What follows belongs to an exercise in optimizing a design on an open flow for small area; a production flow would make more cautious choices.
Only simulation tests tie the RTL to the original design; equivalence was not proved.
Power is estimated from default activity; no workload was simulated.

Fig. 1: power grid
Scale bar: 100 um. Pins as bars on the die edge.
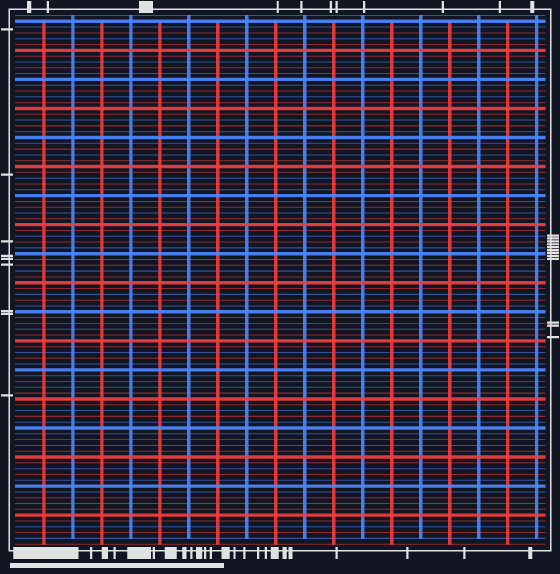
Fig. 2: cell classes on the final placement
Scale bar: 100 um.
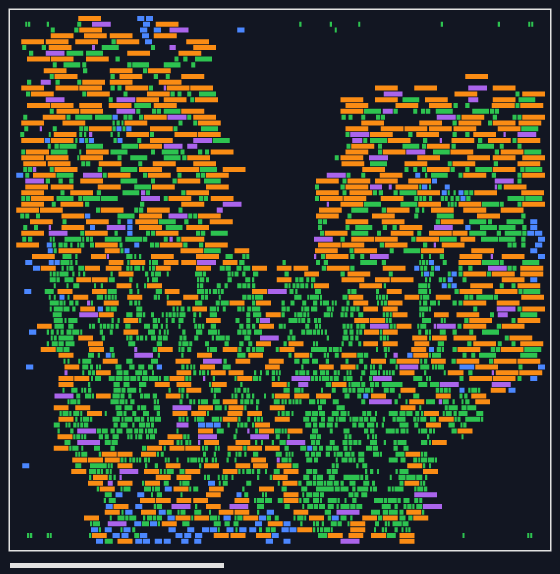
Fig. 3: clock wires, drivers and flops
Scale bar: 100 um.
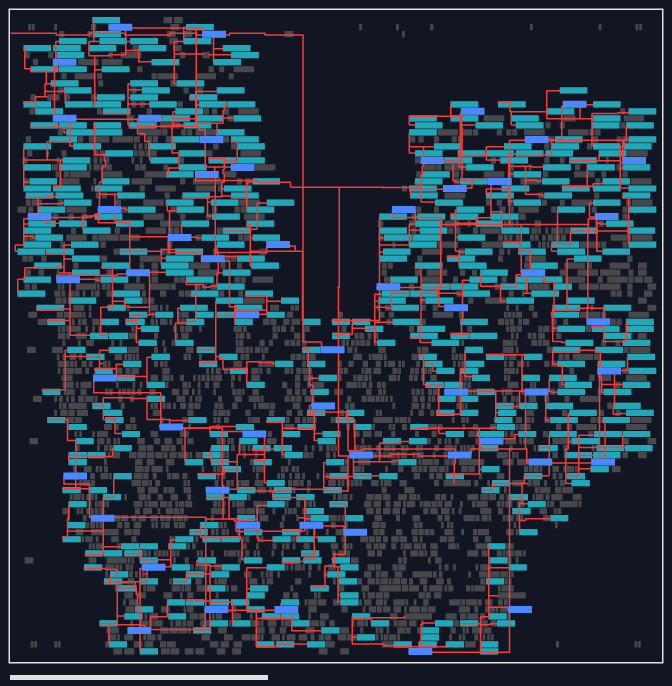
Fig. 4: IR drop over the die
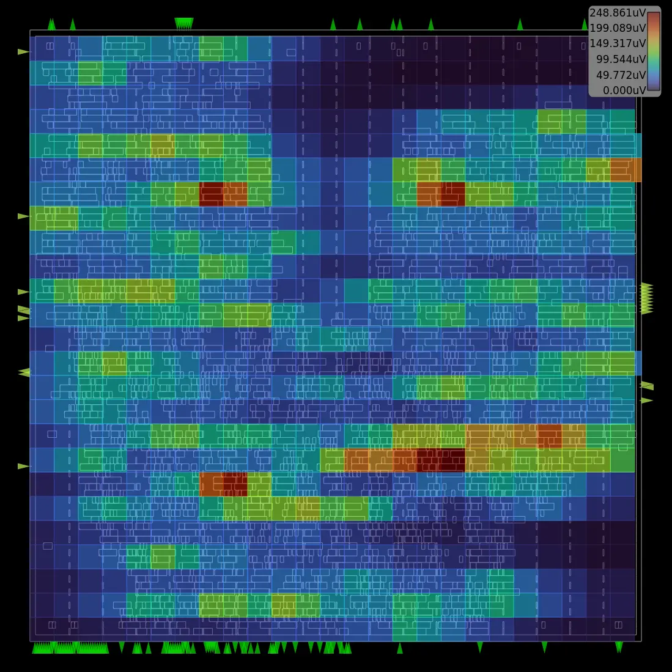
File: flow/config.mk
export PLATFORM = sky130hd
export DESIGN_NAME = axis_uart_v1_0
export DESIGN_NICKNAME = axis_uart_v1_0
export VERILOG_FILES = /design/flow/design.v
export SDC_FILE = /design/flow/constraint.sdc
export NUM_CORES = 4
export LEC_CHECK = 0
export CAP_MARGIN = 20
export CORE_MARGIN = 2
export CORE_UTILIZATION = 40
export SLEW_MARGIN = 20
File: flow/constraint.sdc
create_clock -name core_clock -period 5.0 [get_ports {aclk}]
set_input_delay 1.0000 -clock core_clock [delete_from_list [all_inputs] [get_ports {aclk}]]
set_output_delay 1.0000 -clock core_clock [all_outputs]
set_load 0.01 [all_outputs]
File: flow/design.v
`timescale 1ns / 1ps
module uart_prescaler
(
	input wire clk,
	input wire rst,
	input wire en,
	input wire [15:0]div,
	output wire stb,
	output wire half
);
reg [15:0]cnt;
reg stb_out;
reg half_out;
assign stb = stb_out;
assign half = half_out;
always @(posedge clk) begin
	if (rst == 1'b1) begin
		cnt <= 0;
	end else begin
		if (en == 1'b1) begin
			if (cnt == (div - 1)) begin
				cnt <= 0;
			end else begin
				cnt <= cnt + 1;
			end 
		end else begin
			cnt <= 0;
		end
	end
end
always @(*) begin
	if (rst == 1'b1) begin
		stb_out <= 1'b0;
	end else begin
		stb_out <= (cnt == (div - 1)) ? 1'b1 : 1'b0;
	end
end
always @(*) begin
	if (rst == 1'b1) begin
		half_out <= 1'b0;
	end else begin
		half_out <= (cnt == ({1'b0,div[15:1]} - 1)) ? 1'b1 : 1'b0;
	end
end
endmodule
`timescale 1ns / 1ps
module uart_fifo #(
	parameter DATA_WIDTH = 8,
	parameter DATA_DEPTH = 8
)
(
	input wire aclk,
	input wire aresetn,
	input wire [DATA_WIDTH-1:0]s_axis_tdata,
	input wire s_axis_tvalid,
	output wire s_axis_tready,
	output wire [DATA_WIDTH-1:0]m_axis_tdata,
	output wire m_axis_tvalid,
	input wire m_axis_tready,
	output wire almost_empty,
	output wire almost_full
);
function integer clogb2;
    input [31:0]value;
    begin
        value = value - 1;
        for (clogb2 = 0; value > 0; clogb2 = clogb2 + 1) begin
            value = value >> 1;
        end
    end
endfunction
localparam RWIDTH = clogb2(DATA_DEPTH);
localparam CWIDTH = RWIDTH+1;
reg [DATA_WIDTH-1:0]data[DATA_DEPTH-1:0];
reg [RWIDTH-1:0]head;
reg [RWIDTH-1:0]tail;
reg [CWIDTH-1:0]count;
reg tready;
reg [DATA_WIDTH-1:0]tdata;
reg tvalid;
reg aempty;
reg afull;
wire wr_valid;
wire rd_valid;
integer i;
assign s_axis_tready = tready;
assign m_axis_tdata = tdata;
assign m_axis_tvalid = tvalid;
assign wr_valid = s_axis_tvalid & s_axis_tready;
assign rd_valid = m_axis_tvalid & m_axis_tready;
assign almost_empty = aempty;
assign almost_full = afull; 
always @(posedge aclk) begin
	if (aresetn == 1'b0) begin
		for (i = 0; i < DATA_DEPTH-1; i = i + 1) begin
			data[i] <= 0;
		end
		head <= 0;
		tail <= 0;
		count <= 0;
	end else begin
		case ({wr_valid,rd_valid})
		2'b00: begin
			head <= head;
			tail <= tail;
			count <= count;
		end
		2'b01: begin
			head <= head;
			tail <= tail + 1;
			count <= count - 1;
		end
		2'b10: begin
			data[head] <= s_axis_tdata;
			head <= head + 1;
			tail <= tail;
			count <= count + 1;
		end
		2'b11: begin
			data[head] <= s_axis_tdata;
			head <= head + 1;
			tail <= tail + 1;
			count <= count;
		end
		endcase
	end
end
always @(*) begin
	if (aresetn == 1'b0) begin
		tready <= 1'b0;
		tdata <= 0;
		tvalid <= 1'b0;
	end else begin
		tready <= (count < DATA_DEPTH) ? 1'b1 : 1'b0;
		tdata <= data[tail];
		tvalid <= (count > 0) ? 1'b1 : 1'b0;
	end
end
always @(*) begin
	if (aresetn == 1'b0) begin
		aempty <= 1'b0;
		afull <= 1'b0;
	end else begin
		aempty <= (count <= 1) ? 1'b1 : 1'b0;
		afull <= (count >= (DATA_DEPTH - 1)) ? 1'b1 : 1'b0;
	end
end
endmodule
`timescale 1ns / 1ps
module uart_tx #(
	parameter BAUD_PRESCALER = 12,
	parameter PARITY = 0,
	parameter WORD_SIZE = 8,
	parameter STOP_BITS = 0,
	parameter FIFO_DEPTH = 16
)
(
	input wire                 aclk,
	input wire                 aresetn,
	input wire [WORD_SIZE-1:0] s_axis_tdata,
	input wire                 s_axis_tvalid,
	output wire                s_axis_tready,
	output wire                txd,
  input wire                 ctsn,
  output wire                busy,
  input wire [15:0]          prescaler_config,
  input wire [2:0]           parity_config,
  input wire                 stop_bits_config
);
localparam PARITY_NONE = 3'd0;
localparam PARITY_EVEN = 3'd1;
localparam PARITY_ODD = 3'd2;
localparam PARITY_MARK = 3'd3;
localparam PARITY_SPACE = 3'd4;
localparam STOP_BITS_ONE = 1'd0;
localparam STOP_BITS_TWO = 1'd1;
localparam STATE_IDLE = 0;
localparam STATE_START = 1;
localparam STATE_BYTE = 2;
localparam STATE_PAR = 3;
localparam STATE_STOP = 4;
localparam STATE_END = 5;
reg [3:0]state;
reg [15:0]prescaler;
reg [2:0]parity;
reg [0:0]stop_bits;
wire [WORD_SIZE-1:0]m_data;
wire m_valid;
reg m_ready;
reg [15:0]counter;
reg pre_en;
wire pre_stb;
reg [WORD_SIZE-1:0]tx_data;
reg tx_par;
(* IOB = "TRUE" *) reg txd_out;
   assign busy = (state == STATE_IDLE) ? 0: 1;
assign txd = txd_out;
always @(posedge aclk) begin
	if (aresetn == 1'b0) begin
		prescaler <= BAUD_PRESCALER;
		parity <= PARITY;
		stop_bits <= STOP_BITS;
	end else begin
		if (state == STATE_IDLE) begin
			prescaler <= prescaler_config;
			parity <= parity_config;
			stop_bits <= stop_bits_config;
		end
	end
end
always @(posedge aclk) begin
	if (aresetn <= 1'b0) begin
		txd_out <= 1'b0;
	end else begin
		case (state)
		STATE_IDLE: begin
			txd_out <= 1'b1;
		end
		STATE_START: begin
			txd_out <= 1'b0;
		end
		STATE_BYTE: begin
			txd_out <= tx_data[0];
		end
		STATE_PAR: begin
			txd_out <= tx_par;
		end
		STATE_STOP: begin
			txd_out <= 1'b1;
		end
		STATE_END: begin
			txd_out <= 1'b1;
		end
		default: begin
			txd_out <= 1'b1;
		end
		endcase
	end
end
always @(posedge aclk) begin
	if (aresetn == 1'b0) begin
		pre_en <= 1'b0;
		m_ready <= 1'b0;
		tx_data <= 0;
		counter <= 0;
		state <= STATE_IDLE;
	end else begin
		case (state)
		STATE_IDLE: begin
			if (m_ready == 1'b0) begin
				if (ctsn == 1'b0) begin
					m_ready <= 1'b1;
				end
			end else begin
				if (m_valid == 1'b1) begin
					m_ready <= 1'b0;
					tx_data <= m_data;
					counter <= 0;
					pre_en <= 1'b1;
					state <= STATE_START;
				end
			end
		end
		STATE_START: begin
			if (pre_stb == 1'b1) begin
				state <= STATE_BYTE;
			end
		end
		STATE_BYTE: begin
			if (pre_stb == 1'b1) begin
				tx_data[WORD_SIZE-2:0] <= tx_data[WORD_SIZE-1:1];
				if (counter == (WORD_SIZE - 1)) begin
					counter <= 0;
					if (parity == PARITY_NONE) begin
						state <= STATE_STOP;
					end else begin
						state <= STATE_PAR;
					end
				end else begin
					counter <= counter + 1;
				end
			end
		end
		STATE_PAR: begin
			if (pre_stb == 1'b1) begin
				state <= STATE_STOP;
			end
		end
		STATE_STOP: begin
			if (pre_stb == 1'b1) begin
				case (stop_bits)
				STOP_BITS_ONE: begin
					state <= STATE_END;
				end
				STOP_BITS_TWO: begin
					if (counter == 1) begin
						counter <= 0;
						state <= STATE_END;
					end else begin
						counter <= counter + 1;
					end
				end
				endcase
			end
		end
		STATE_END: begin
			if (m_ready == 1'b0) begin
				pre_en <= 1'b0;
				m_ready <= 1'b1;
			end else begin
				m_ready <= 1'b0;
				if (m_valid == 1'b1) begin
					tx_data <= m_data;
					pre_en <= 1'b1;
					state <= STATE_START;
				end else begin
					state <= STATE_IDLE;
				end
			end
		end
		default: begin
			state <= STATE_IDLE;
		end		
		endcase
	end
end
always @(posedge aclk) begin
	if (aresetn == 1'b0) begin
		tx_par <= 1'b0;
	end else begin
		case (state)
		STATE_BYTE: begin
			case (parity)
			PARITY_EVEN: tx_par <= tx_par + tx_data[0];
			PARITY_ODD: tx_par <= tx_par + tx_data[0];
			default: tx_par <= tx_par;
			endcase
		end
		STATE_PAR: begin
			tx_par <= tx_par;
		end
		default: begin
			case (parity)
			PARITY_EVEN: tx_par <= 1'b0;
			PARITY_ODD: tx_par <= 1'b1;
			PARITY_MARK: tx_par <= 1'b1;
			PARITY_SPACE: tx_par <= 1'b0;
			endcase
		end
		endcase
	end
end
uart_fifo #(
	.DATA_WIDTH(WORD_SIZE),
	.DATA_DEPTH(FIFO_DEPTH)
) fifo_sync_inst (
	.aclk(aclk),
	.aresetn(aresetn),
	.s_axis_tdata(s_axis_tdata),
	.s_axis_tvalid(s_axis_tvalid),
	.s_axis_tready(s_axis_tready),
	.m_axis_tdata(m_data),
	.m_axis_tvalid(m_valid),
	.m_axis_tready(m_ready)
);
uart_prescaler prescaler_inst (
	.clk(aclk),
	.rst(~aresetn),
	.en(pre_en),
	.div(prescaler),	
	.stb(pre_stb)
);
endmodule
`timescale 1ns / 1ps
module uart_rx #(
	parameter BAUD_PRESCALER = 25,
	parameter PARITY = 0,
	parameter WORD_SIZE= 8,
	parameter STOP_BITS = 0,
	parameter FIFO_DEPTH = 16
)
(
	input wire                  aclk,
	input wire                  aresetn,
	output wire [WORD_SIZE-1:0] m_axis_tdata,
	output wire [0:0]           m_axis_tuser,
	output wire                 m_axis_tvalid,
	input wire                  m_axis_tready,
	input wire                  rxd,
	output wire                 rtsn,
  output wire                 busy,
  input wire [15:0]           prescaler_config,
  input wire [2:0]            parity_config,
  input wire                  stop_bits_config
);
localparam STATE_IDLE = 0;
localparam STATE_START = 1;
localparam STATE_BYTE = 2;
localparam STATE_PAR = 3;
localparam STATE_STOP = 4;
localparam STATE_END = 5;
localparam PARITY_NONE = 3'd0;
localparam PARITY_EVEN = 3'd1;
localparam PARITY_ODD = 3'd2;
localparam PARITY_MARK = 3'd3;
localparam PARITY_SPACE = 3'd4;
localparam STOP_BITS_ONE = 1'd0;
localparam STOP_BITS_TWO = 1'd1;
reg [3:0]state;
reg [15:0]prescaler;
reg [2:0]parity;
reg [0:0]stop_bits;
reg pre_en;
wire pre_stb;
wire pre_half;
reg [WORD_SIZE-1:0]s_data;
reg s_valid;
wire s_ready;
reg [WORD_SIZE-1:0]rx_data;
reg rx_par;
reg rx_par_rcv;
reg [7:0]byte_cnt;
reg [15:0]bit_cnt;
reg bit_rec;
reg parity_error;
wire afull;
(* IOB = "TRUE" *) reg rxd_in;
(* IOB = "TRUE" *) reg rtsn_out;
wire rx_fall;
wire rx_rise;
   assign busy = (state != STATE_IDLE);
assign rtsn = rtsn_out;
always @(posedge aclk) begin
	if (aresetn == 1'b0) begin
		prescaler <= BAUD_PRESCALER;
		parity <= PARITY;
		stop_bits <= STOP_BITS;
	end else begin
     if (state == STATE_IDLE) begin
			  prescaler <= prescaler_config;
			  parity <= parity_config;
			  stop_bits <= stop_bits_config;
		 end
	end
end
always @(posedge aclk) begin
	if (aresetn == 1'b0) begin
		rxd_in <= 1'b0;
		rtsn_out <= 1'b1;
	end else begin
		rxd_in <= rxd;
		rtsn_out <= (afull) ? 1'b1 : 1'b0;
	end
end
always @(posedge aclk) begin
	if (aresetn == 1'b0) begin
		bit_cnt <= 0;
	end else begin
		if (state != STATE_IDLE) begin
			if (pre_stb == 1'b1) begin
				bit_cnt <= 0;
			end else begin
				bit_cnt <= bit_cnt + rxd_in;
			end
		end else begin
			bit_cnt <= 0;
		end
	end
end
always @(*) begin
	bit_rec = (bit_cnt >= {1'b0,prescaler[15:1]}) ? 1'b1 : 1'b0;
end
always @(posedge aclk) begin
	if (aresetn == 1'b0) begin
		pre_en <= 1'b0;
		s_data <= 0;
		s_valid <= 1'b0;
		rx_data <= 0;
		byte_cnt <= 0;
		rx_par_rcv <= 1'b0;
		state <= STATE_IDLE;
	end else begin
		case (state)
		STATE_IDLE: begin
			if (rx_fall == 1'b1) begin
				pre_en <= 1'b1;
				state <= STATE_START;
			end else begin
				pre_en <= 1'b0;
			end
		end
		STATE_START: begin
			if (pre_stb == 1'b1) begin
				if (bit_rec == 1'b0) begin
					byte_cnt <= 0;
					rx_data <= 0;
					state <= STATE_BYTE;
				end else begin
					state <= STATE_IDLE;
				end
			end
		end
		STATE_BYTE: begin
			if (pre_stb == 1'b1) begin
				rx_data[byte_cnt] <= bit_rec;
				if (byte_cnt == (WORD_SIZE - 1)) begin
					if (parity == PARITY_NONE) begin
						state <= STATE_STOP;
					end else begin
						state <= STATE_PAR;
					end
				end else begin
					byte_cnt <= byte_cnt + 1;
				end
			end
		end
		STATE_PAR: begin
			if (pre_stb == 1'b1) begin
				rx_par_rcv <= bit_rec;
				state <= STATE_STOP;
			end
		end
		STATE_STOP: begin
			if (pre_half == 1'b1) begin
				state <= STATE_END;
			end
		end
		STATE_END: begin
			if (s_valid == 1'b0) begin
				s_valid <= 1'b1;
				s_data <= rx_data;
				if (rx_par != rx_par_rcv) begin
					parity_error <= 1'b1;
				end else begin
					parity_error <= 1'b0;
				end
			end else begin
				s_valid <= 1'b0;
				if (s_ready == 1'b1) begin
				end else begin
				end
				state <= STATE_IDLE;
			end
			pre_en <= 1'b0;
		end
		endcase
	end
end
always @(posedge aclk) begin
	if (aresetn == 1'b0) begin
		rx_par <= 1'b0;
	end else begin
		case (state)
		STATE_BYTE: begin
			if (pre_stb == 1'b1) begin
				case (parity)
				PARITY_EVEN: rx_par <= rx_par + bit_rec;
				PARITY_ODD: rx_par <= rx_par + bit_rec;
				default: rx_par <= rx_par;
				endcase
			end
		end
		STATE_PAR: begin
			rx_par <= rx_par;
		end
		STATE_STOP: begin
			rx_par <= rx_par;
		end
		default: begin
			case (parity)
			PARITY_EVEN: rx_par <= 1'b0;
			PARITY_ODD: rx_par <= 1'b1;
			PARITY_MARK: rx_par <= 1'b1;
			PARITY_SPACE: rx_par <= 1'b0;
			endcase
		end
		endcase
	end
end
uart_fifo #(
	.DATA_WIDTH(WORD_SIZE+1),
	.DATA_DEPTH(FIFO_DEPTH)
) fifo_sync_inst (
	.aclk(aclk),
	.aresetn(aresetn),
	.s_axis_tdata({parity_error,s_data}),
	.s_axis_tvalid(s_valid),
	.s_axis_tready(s_ready),
	.m_axis_tdata({m_axis_tuser,m_axis_tdata}),
	.m_axis_tvalid(m_axis_tvalid),
	.m_axis_tready(m_axis_tready),
	.almost_full(afull)
);
uart_prescaler prescaler_inst (
	.clk(aclk),
	.rst(~aresetn),
	.en(pre_en),
	.div(prescaler),	
	.stb(pre_stb),
	.half(pre_half)
);
edge_detect #(
	.ZERO_DELAY("TRUE")
) edge_detect_inst (
	.clk(aclk),
	.sig(rxd_in),
	.fall(rx_fall),
	.rise(rx_rise)
);
endmodule
module edge_detect #(
	parameter ZERO_DELAY = "FALSE"
)
(
	input wire clk,
	input wire sig,
	output wire fall,
	output wire rise
);
reg [1:0]sig_ff;
reg fall_out;
reg rise_out;
assign fall = fall_out;
assign rise = rise_out;
always @(posedge clk) begin
	sig_ff[0] <= sig;
	sig_ff[1] <= sig_ff[0];
end
generate if (ZERO_DELAY == "FALSE") begin
	always @(posedge clk) begin
		if (sig_ff[0] & ~sig_ff[1]) begin
			rise_out <= 1'b1;
		end else begin
			rise_out <= 1'b0;
		end
		if (~sig_ff[0] & sig_ff[1]) begin
			fall_out <= 1'b1;
		end else begin
			fall_out <= 1'b0;
		end
	end
end else begin
	always @(sig, sig_ff[0]) begin
		rise_out <= sig & ~sig_ff[0];
		fall_out <= ~sig & sig_ff[0];
	end
end endgenerate
endmodule
module uart_axislave
#(
parameter integer C_S_AXI_DATA_WIDTH = 32,
parameter integer C_S_AXI_ADDR_WIDTH = 5,
parameter integer default_prescaler = 6'b011001
)
(
input  S_AXI_ACLK,
input  S_AXI_ARESETN,
input [(C_S_AXI_ADDR_WIDTH-1):0] S_AXI_AWADDR,
input [2:0] S_AXI_AWPROT,
input  S_AXI_AWVALID,
output  S_AXI_AWREADY,
input [(C_S_AXI_DATA_WIDTH-1):0] S_AXI_WDATA,
input [((C_S_AXI_DATA_WIDTH/8)-1):0] S_AXI_WSTRB,
input  S_AXI_WVALID,
output  S_AXI_WREADY,
output [1:0] S_AXI_BRESP,
output  S_AXI_BVALID,
input  S_AXI_BREADY,
input [(C_S_AXI_ADDR_WIDTH-1):0] S_AXI_ARADDR,
input [2:0] S_AXI_ARPROT,
input  S_AXI_ARVALID,
output  S_AXI_ARREADY,
output [(C_S_AXI_DATA_WIDTH-1):0] S_AXI_RDATA,
output [1:0] S_AXI_RRESP,
output  S_AXI_RVALID,
input  S_AXI_RREADY,
output [15:0] PR_DIV,
output  STOP_BITS,
output [2:0] PARITY,
input  RXE,
input  TXF,
input  RXB,
input  TXB
);
    reg [(C_S_AXI_ADDR_WIDTH-1):0] axi_awaddr;
    reg  axi_awready;
    reg  axi_wready;
    reg [1:0] axi_bresp;
    reg  axi_bvalid;
    reg [(C_S_AXI_ADDR_WIDTH-1):0] axi_araddr;
    reg  axi_arready;
    reg [(C_S_AXI_DATA_WIDTH-1):0] axi_rdata;
    reg [1:0] axi_rresp;
    reg  axi_rvalid;
    localparam  ADDR_LSB = ((C_S_AXI_DATA_WIDTH/32)+1);
    localparam  OPT_MEM_ADDR_BITS = 3'b011;
    reg [31:0] REG_STATUS;
    localparam [31:0] WRMASK_STATUS = 32'h00000000;
    reg [31:0] REG_FORMAT;
    localparam [31:0] WRMASK_FORMAT = 32'h0000000F;
    reg [31:0] REG_PRESCALER;
    localparam [31:0] WRMASK_PRESCALER = 32'h0000FFFF;
    wire  slv_reg_rden;
    wire  slv_reg_wren;
    reg [(C_S_AXI_DATA_WIDTH-1):0] reg_data_out;
    integer  byte_index;
    assign S_AXI_AWREADY = axi_awready;
    assign S_AXI_WREADY = axi_wready;
    assign S_AXI_BRESP = axi_bresp;
    assign S_AXI_BVALID = axi_bvalid;
    assign S_AXI_ARREADY = axi_arready;
    assign S_AXI_RDATA = axi_rdata;
    assign S_AXI_RRESP = axi_rresp;
    assign S_AXI_RVALID = axi_rvalid;
    localparam [15:0] PRM_default_prescaler = default_prescaler;
    always @(posedge S_AXI_ACLK) begin
        if (S_AXI_ARESETN == 0) begin
            axi_awready <= 1'h0;
        end
        else begin
            if (((~axi_awready&&S_AXI_AWVALID)&&S_AXI_WVALID)) begin
                axi_awready <= 1'h1;
            end
            else begin
                axi_awready <= 1'h0;
            end
        end
    end
    always @(posedge S_AXI_ACLK) begin
        if (S_AXI_ARESETN == 0) begin
            axi_awaddr <= 1'h0;
        end
        else begin
            if (((~axi_awready&&S_AXI_AWVALID)&&S_AXI_WVALID)) begin
                axi_awaddr <= S_AXI_AWADDR;
            end
        end
    end
    always @(posedge S_AXI_ACLK) begin
        if (S_AXI_ARESETN == 0) begin
            axi_wready <= 1'h0;
        end
        else begin
            if (((~axi_awready&&S_AXI_AWVALID)&&S_AXI_WVALID)) begin
                axi_wready <= 1'h1;
            end
            else begin
                axi_wready <= 1'h0;
            end
        end
    end
    assign slv_reg_wren = (((axi_wready&&S_AXI_WVALID)&&axi_awready)&&S_AXI_AWVALID);
    always @(posedge S_AXI_ACLK) begin
        if (S_AXI_ARESETN == 0) begin
            REG_STATUS <= 32'h00000000;
            REG_FORMAT <= 32'h00000000;
            REG_PRESCALER <= {16'b0000000000000000, PRM_default_prescaler};
        end
        else begin
            if (slv_reg_wren) begin
                case (axi_awaddr[((ADDR_LSB+OPT_MEM_ADDR_BITS)-1):ADDR_LSB])
                default: begin
                    REG_PRESCALER <= REG_PRESCALER;
                    REG_FORMAT <= REG_FORMAT;
                    REG_STATUS <= REG_STATUS;
                end
                4'h0: begin
                    for (byte_index = 0; byte_index <= 3; byte_index = (byte_index+1)) begin
                        if (S_AXI_WSTRB[byte_index] == 1) begin
                            REG_PRESCALER[(byte_index*8)+:8] <= S_AXI_WDATA[(byte_index*8)+:8];
                        end
                    end
                end
                4'h1: begin
                    for (byte_index = 0; byte_index <= 3; byte_index = (byte_index+1)) begin
                        if (S_AXI_WSTRB[byte_index] == 1) begin
                            REG_FORMAT[(byte_index*8)+:8] <= S_AXI_WDATA[(byte_index*8)+:8];
                        end
                    end
                end
                4'h2: begin
                    for (byte_index = 0; byte_index <= 3; byte_index = (byte_index+1)) begin
                        if (S_AXI_WSTRB[byte_index] == 1) begin
                            REG_STATUS[(byte_index*8)+:8] <= S_AXI_WDATA[(byte_index*8)+:8];
                        end
                    end
                end
                endcase
            end
        end
    end
    always @(posedge S_AXI_ACLK) begin
        if (S_AXI_ARESETN == 0) begin
            axi_bvalid <= 1'h0;
            axi_bresp <= 1'h0;
        end
        else begin
            if (((((axi_awready&&S_AXI_AWVALID)&&~axi_bvalid)&&axi_wready)&&S_AXI_WVALID)) begin
                axi_bvalid <= 1'h1;
                axi_bresp <= 1'h0;
            end
            else begin
                if ((S_AXI_BREADY&&axi_bvalid)) begin
                    axi_bvalid <= 1'h0;
                end
            end
        end
    end
    always @(posedge S_AXI_ACLK) begin
        if (S_AXI_ARESETN == 0) begin
            axi_arready <= 1'h0;
            axi_araddr <= 1'h0;
        end
        else begin
            if ((~axi_arready&&S_AXI_ARVALID)) begin
                axi_arready <= 1'h1;
                axi_araddr <= S_AXI_ARADDR;
            end
            else begin
                axi_arready <= 1'h0;
            end
        end
    end
    always @(posedge S_AXI_ACLK) begin
        if (S_AXI_ARESETN == 0) begin
            axi_rvalid <= 1'h0;
            axi_rresp <= 1'h0;
        end
        else begin
            if (((axi_arready&&S_AXI_ARVALID)&&~axi_rvalid)) begin
                axi_rvalid <= 1'h1;
                axi_rresp <= 1'h0;
            end
            else begin
                if ((axi_rvalid&&S_AXI_RREADY)) begin
                    axi_rvalid <= 1'h0;
                end
            end
        end
    end
    assign slv_reg_rden = ((axi_arready&S_AXI_ARVALID)&~axi_rvalid);
    always @(*) begin
        if (S_AXI_ARESETN == 0) begin
            reg_data_out <= 1'h0;
        end
        else begin
            case (axi_araddr[((ADDR_LSB+OPT_MEM_ADDR_BITS)-1):ADDR_LSB])
            default: begin
                reg_data_out <= 1'h0;
            end
            4'h0: begin
                reg_data_out <= {16'b0000000000000000, REG_PRESCALER[15:0]};
            end
            4'h1: begin
                reg_data_out <= {28'b0000000000000000000000000000, REG_FORMAT[3:1], REG_FORMAT[0]};
            end
            4'h2: begin
                reg_data_out <= {28'b0000000000000000000000000000, TXF, RXE, RXB, TXB};
            end
            endcase
        end
    end
    always @(posedge S_AXI_ACLK) begin
        if (S_AXI_ARESETN == 0) begin
            axi_rdata <= 1'h0;
        end
        else begin
            if (slv_reg_rden) begin
                axi_rdata <= reg_data_out;
            end
        end
    end
    assign PARITY = REG_FORMAT[3:1];
    assign STOP_BITS = REG_FORMAT[0];
    assign PR_DIV = REG_PRESCALER[15:0];
endmodule
`timescale 1ns / 1ps
module axis_uart_v1_0 #(
	parameter integer BAUD_PRESCALER = 25,  
	parameter integer PARITY = 0,           
	parameter integer WORD_SIZE = 8,        
	parameter integer STOP_BITS = 0,        
	parameter integer FIFO_DEPTH = 16,      
	parameter integer FLOW_CONTROL = 1,     
  parameter integer C_S_AXI_DATA_WIDTH = 32,
  parameter integer C_S_AXI_ADDR_WIDTH = 5
)
(
	input wire                           aclk,
	input wire                           aresetn,
	input wire [WORD_SIZE-1:0]           s_axis_tdata,
	input wire                           s_axis_tvalid,
	output wire                          s_axis_tready,
	output wire [WORD_SIZE-1:0]          m_axis_tdata,
	output wire                          m_axis_tuser,  
	output wire                          m_axis_tvalid,
	input wire                           m_axis_tready,
	output wire                          tx,
	input wire                           rx,
	output wire                          rts,           
	input wire                           cts,            
  input                                S_AXI_ARESETN,
  input [(C_S_AXI_ADDR_WIDTH-1):0]     S_AXI_AWADDR,
  input [2:0]                          S_AXI_AWPROT,
  input                                S_AXI_AWVALID,
  output                               S_AXI_AWREADY,
  input [(C_S_AXI_DATA_WIDTH-1):0]     S_AXI_WDATA,
  input [((C_S_AXI_DATA_WIDTH/8)-1):0] S_AXI_WSTRB,
  input                                S_AXI_WVALID,
  output                               S_AXI_WREADY,
  output [1:0]                         S_AXI_BRESP,
  output                               S_AXI_BVALID,
  input                                S_AXI_BREADY,
  input [(C_S_AXI_ADDR_WIDTH-1):0]     S_AXI_ARADDR,
  input [2:0]                          S_AXI_ARPROT,
  input                                S_AXI_ARVALID,
  output                               S_AXI_ARREADY,
  output [(C_S_AXI_DATA_WIDTH-1):0]    S_AXI_RDATA,
  output [1:0]                         S_AXI_RRESP,
  output                               S_AXI_RVALID,
  input                                S_AXI_RREADY
);
   wire tx_busy, rx_busy;
   wire rx_empty, tx_full;
   wire [2:0] parity_config;
   wire [15:0] prescaler_config;
   wire stopb_config;
   assign rx_empty = (m_axis_tvalid==0);
   assign tx_full = (s_axis_tready==0);
uart_tx #(
	.BAUD_PRESCALER(BAUD_PRESCALER),
	.PARITY(PARITY),
	.WORD_SIZE(WORD_SIZE),
	.STOP_BITS(STOP_BITS),
	.FIFO_DEPTH(FIFO_DEPTH)
) uart_tx_inst
(
 .aclk(aclk),
 .aresetn(aresetn),
 .s_axis_tdata(s_axis_tdata),
 .s_axis_tvalid(s_axis_tvalid),
 .s_axis_tready(s_axis_tready),
 .txd(tx),
 .ctsn(FLOW_CONTROL ? cts : 1'b0),
 .busy(tx_busy),
 .prescaler_config(prescaler_config),
 .parity_config(parity_config),
 .stop_bits_config(stopb_config)
);
uart_rx #(
	.BAUD_PRESCALER(BAUD_PRESCALER),
	.PARITY(PARITY),
	.WORD_SIZE(WORD_SIZE),
	.STOP_BITS(STOP_BITS),
	.FIFO_DEPTH(FIFO_DEPTH)
) uart_rx_inst
(
 .aclk(aclk),
 .aresetn(aresetn),
 .m_axis_tdata(m_axis_tdata),
 .m_axis_tuser(m_axis_tuser),
 .m_axis_tvalid(m_axis_tvalid),
 .m_axis_tready(m_axis_tready),
 .rxd(rx),
 .rtsn(rts),
 .busy(rx_busy),
 .prescaler_config(prescaler_config),
 .parity_config(parity_config),
 .stop_bits_config(stopb_config)
);
uart_axislave
#(
  .C_S_AXI_DATA_WIDTH(C_S_AXI_DATA_WIDTH),
  .C_S_AXI_ADDR_WIDTH(C_S_AXI_ADDR_WIDTH),
  .default_prescaler(BAUD_PRESCALER)
) axislave
(
 .S_AXI_ACLK(aclk),
 .S_AXI_ARESETN(aresetn),
 .S_AXI_AWADDR(S_AXI_AWADDR),
 .S_AXI_AWPROT(S_AXI_AWPROT),
 .S_AXI_AWVALID(S_AXI_AWVALID),
 .S_AXI_AWREADY(S_AXI_AWREADY),
 .S_AXI_WDATA(S_AXI_WDATA),
 .S_AXI_WSTRB(S_AXI_WSTRB),
 .S_AXI_WVALID(S_AXI_WVALID),
 .S_AXI_WREADY(S_AXI_WREADY),
 .S_AXI_BRESP(S_AXI_BRESP),
 .S_AXI_BVALID(S_AXI_BVALID),
 .S_AXI_BREADY(S_AXI_BREADY),
 .S_AXI_ARADDR(S_AXI_ARADDR),
 .S_AXI_ARPROT(S_AXI_ARPROT),
 .S_AXI_ARVALID(S_AXI_ARVALID),
 .S_AXI_ARREADY(S_AXI_ARREADY),
 .S_AXI_RDATA(S_AXI_RDATA),
 .S_AXI_RRESP(S_AXI_RRESP),
 .S_AXI_RVALID(S_AXI_RVALID),
 .S_AXI_RREADY(S_AXI_RREADY),
 .PR_DIV(prescaler_config),
 .STOP_BITS(stopb_config),
 .PARITY(parity_config),
 .RXE(rx_empty),
 .TXF(tx_full),
 .RXB(rx_busy),
 .TXB(tx_busy)
 );
endmodule
File: flow/run.sh
#!/bin/bash
# synth_recipe.tcl (not shown) runs the flow's synth.tcl, then flattens the netlist and writes it again
# the make line also repeats each setting of config.mk as NAME=value (left out here)
make -C /OpenROAD-flow-scripts/flow DESIGN_CONFIG=/design/flow/config.mk WORK_HOME=/design/flow/orfs CLKGATE_MAP_FILE= SYNTH_SCRIPT=/design/flow/synth_recipe.tcl finish
==> metrics.md <==
| Metric | Value |
|---|---|
| Status | no timing/DRC/antenna violations |
| P_clk | 4.02 mW |
| CP Capture Type | output pin |
| Die ar. | around 64,000 um2 |
| CP Class | reg2out |
| Switching Share | 27.7% |
| Multi-input gate area | 11,100 um2 |
| Sum Neg Setup Slack | 0 ns |
| CP cell instances | buf_12, mux4_2, mux4_2, and2_1, clkdlybuf4s50_1 |
| Multi-input combinational area share | 39.6% |
| Non-clk invs | 53 |
| Multi-input comb cells | roughly 1,600 |
| Final non-clock buffer share | 3.93% |
| Fin crit share | 80.5% |
| Commonest cells after routing, fill and taps aside | and2_1, edfxtp_1, nor2_1, dfxtp_1, nand2_1 |
| Nets@finish | 2,442 |
| Synth Warn # | 17 |
| Worst Path Max Fanout | 36 |
| Synth top area cells | edfxtp_1, dfxtp_1, mux4_2 |
| Hold slack | 0.385 ns |
| Part of the power in the clock network | 37.8% |
| Leak Pwr | 10.1 nW |
| Crit path max-delay family | multiplexers |
| Top reg by flops | uart_rx_inst.fifo_sync_inst.data |
| Reg2reg path depth | 10 |
| Seq_cells | about 500 |
| R2r setup slk | 1.04 ns |
| Dominant cell type by area after synthesis | edfxtp_1 |
| Post-route ant nets | 0 |
| Comb. pwr | ~1.8 mW |
| Primary FF master, synth | edfxtp_1 |
| Number of cells on the critical path | 5 |
| Buffers excl. clock | between 100 and 150 |
| RD Place Congestion | 0.837 |
| Pre-antenna DRT Iters | 5 |
| RSZ-0062 raised after global routing | false |
| Post-cts gate resize count | 0 |
| Clock latency (worst-skew pair) | 0.62 ns |
| Sequential fraction of the synthesis area | 51.9% |
| Vias in the first global route | 16,800 |
| Top-count cell post-synth | and2_1 |
| Bufs on Longest Clock Path | 3 |
| CP Launch Type | flop |
| CTS root buffer | clkbuf_16 |
| Register area | 12,800 um2 |
| Placed inst area | roughly 26,000 um2 |
| Hold Violations, Final | 0 |
| Seq power | roughly 4.8 mW |
| FF-to-FF Start | uart_tx_inst.prescaler[0] |
| Top Registers | uart_rx_inst.fifo_sync_inst.data: 144 flops, uart_tx_inst.fifo_sync_inst.data: 128 flops |
| # IOs | roughly 130 |
| Hold path startpoint | uart_rx_inst.rxd_in |
| Post-Syn Area | between 20,000 and 25,000 um2 |
| Area Growth Syn to Fin | 13.2% |
| Post-synth ARST share | 0% |
| Max Cap Viol | 0 |
| Maximum VDD drop | 291 uV |
| WL final | slightly below 60,000 um |
| CP required | 4.00 ns |
| Largest net degree at the start of global routing | 90 |
| Via-to-Cell Ratio | 5.31 |
| PnR worst setup slack | between 0.9 and 1 ns |
| Max FFs per register | 144 |
Notes on Fig. 1 above:
net	color
VDD	blue
VSS	red
met4 straps	18
met5 straps	18

Notes on Fig. 2 above:
class	color	cells	share of their area
remaining logic cells	green	1,635	42%
clock drivers and dummy loads	purple	101	6.6%
registers	orange	505	48%
remaining buffers and delay cells	blue	120	4.1%

Notes on Fig. 3 above:
[clock wires] red | length: 6,640 um
[flip-flops] cyan | count: 505
[clock-net drivers] blue | count: 54
routed clock nets	55
flops lie	widely spread

Notes on Fig. 4 above:
switching power: 2.94 mW
Power Density: 379 nW/um2
Pint: 7.69 mW
Total Power: 10.6 mW

==> cell families (layout without fill, tap and decap cells) <==
logic type               count (synthesis)  after routing  share of synthesized area (%)
AND/OR/NAND/NOR                        949            949                           19.7
buffers and inverters                  210            274                           3.64
other                                    1             21                         0.0151
XOR/XNOR                               127            127                           4.61
multiplexers                           120            120                           9.16
adder cells (fa/ha/maj)                 54             54                           2.79
flip-flops                             505            505                           51.9
AO/OA/AOI/OAI                          312            312                           8.24
==> layer usage <==
layer	track usage [%]	vias to the layer above	wire length (um)
met5	0	-	13
met4	4.72	2	1040
met1	23.9	8185	26100
met2	31.4	326	28500
met3	3.01	69	2600
li1	-	8167	-
==> how the worst max path moves through the flow <==
| stage | end | startpoint | slack [ns] |
|---|---|---|---|
| 2_1_floorplan | m_axis_tdata[0] | flop | 1.55 |
| 3_3_place_gp | uart_rx_inst.fifo_sync_inst.data[0][5] | aresetn | 1.06 |
| 3_5_place_dp | uart_rx_inst.fifo_sync_inst.data[0][5] | aresetn | 1.02 |
| 4_1_cts | m_axis_tdata[7] | flop | 0.93 |
| 5_1_grt | uart_tx_inst.counter[7] | uart_tx_inst.prescaler[0] | 0.64 |
| 6_report | m_axis_tdata[7] | flop | 0.97 |

re-timing with driven ports:
The flow's constraints put no driver on any port. The routed layout listed below was extracted and timed again, unchanged, in two steps.
Step 1: set_driving_cell puts a clkbuf_16 on aclk and a buf_2 on each other input, an assumption about the parent block.
Step 2 adds t to the input delays and takes it off the output delays; t is the mean of the earliest and latest rising clock arrival at the registers after step 1. Input paths then give back, and output paths get back, about the clock's delay inside the block.
Slacks: no drivers / after step 1 / after step 2; pairs: no drivers / after step 1.
t (ns): 0.667
setup WS [ns]: 0.973 / 0.916 / 1.040
cell pins on the clock port's net: 1
After both steps this run still meets setup and hold. For this run, drivers alone change the setup slack by -0.057 ns; drivers and shift together by +0.067 ns.
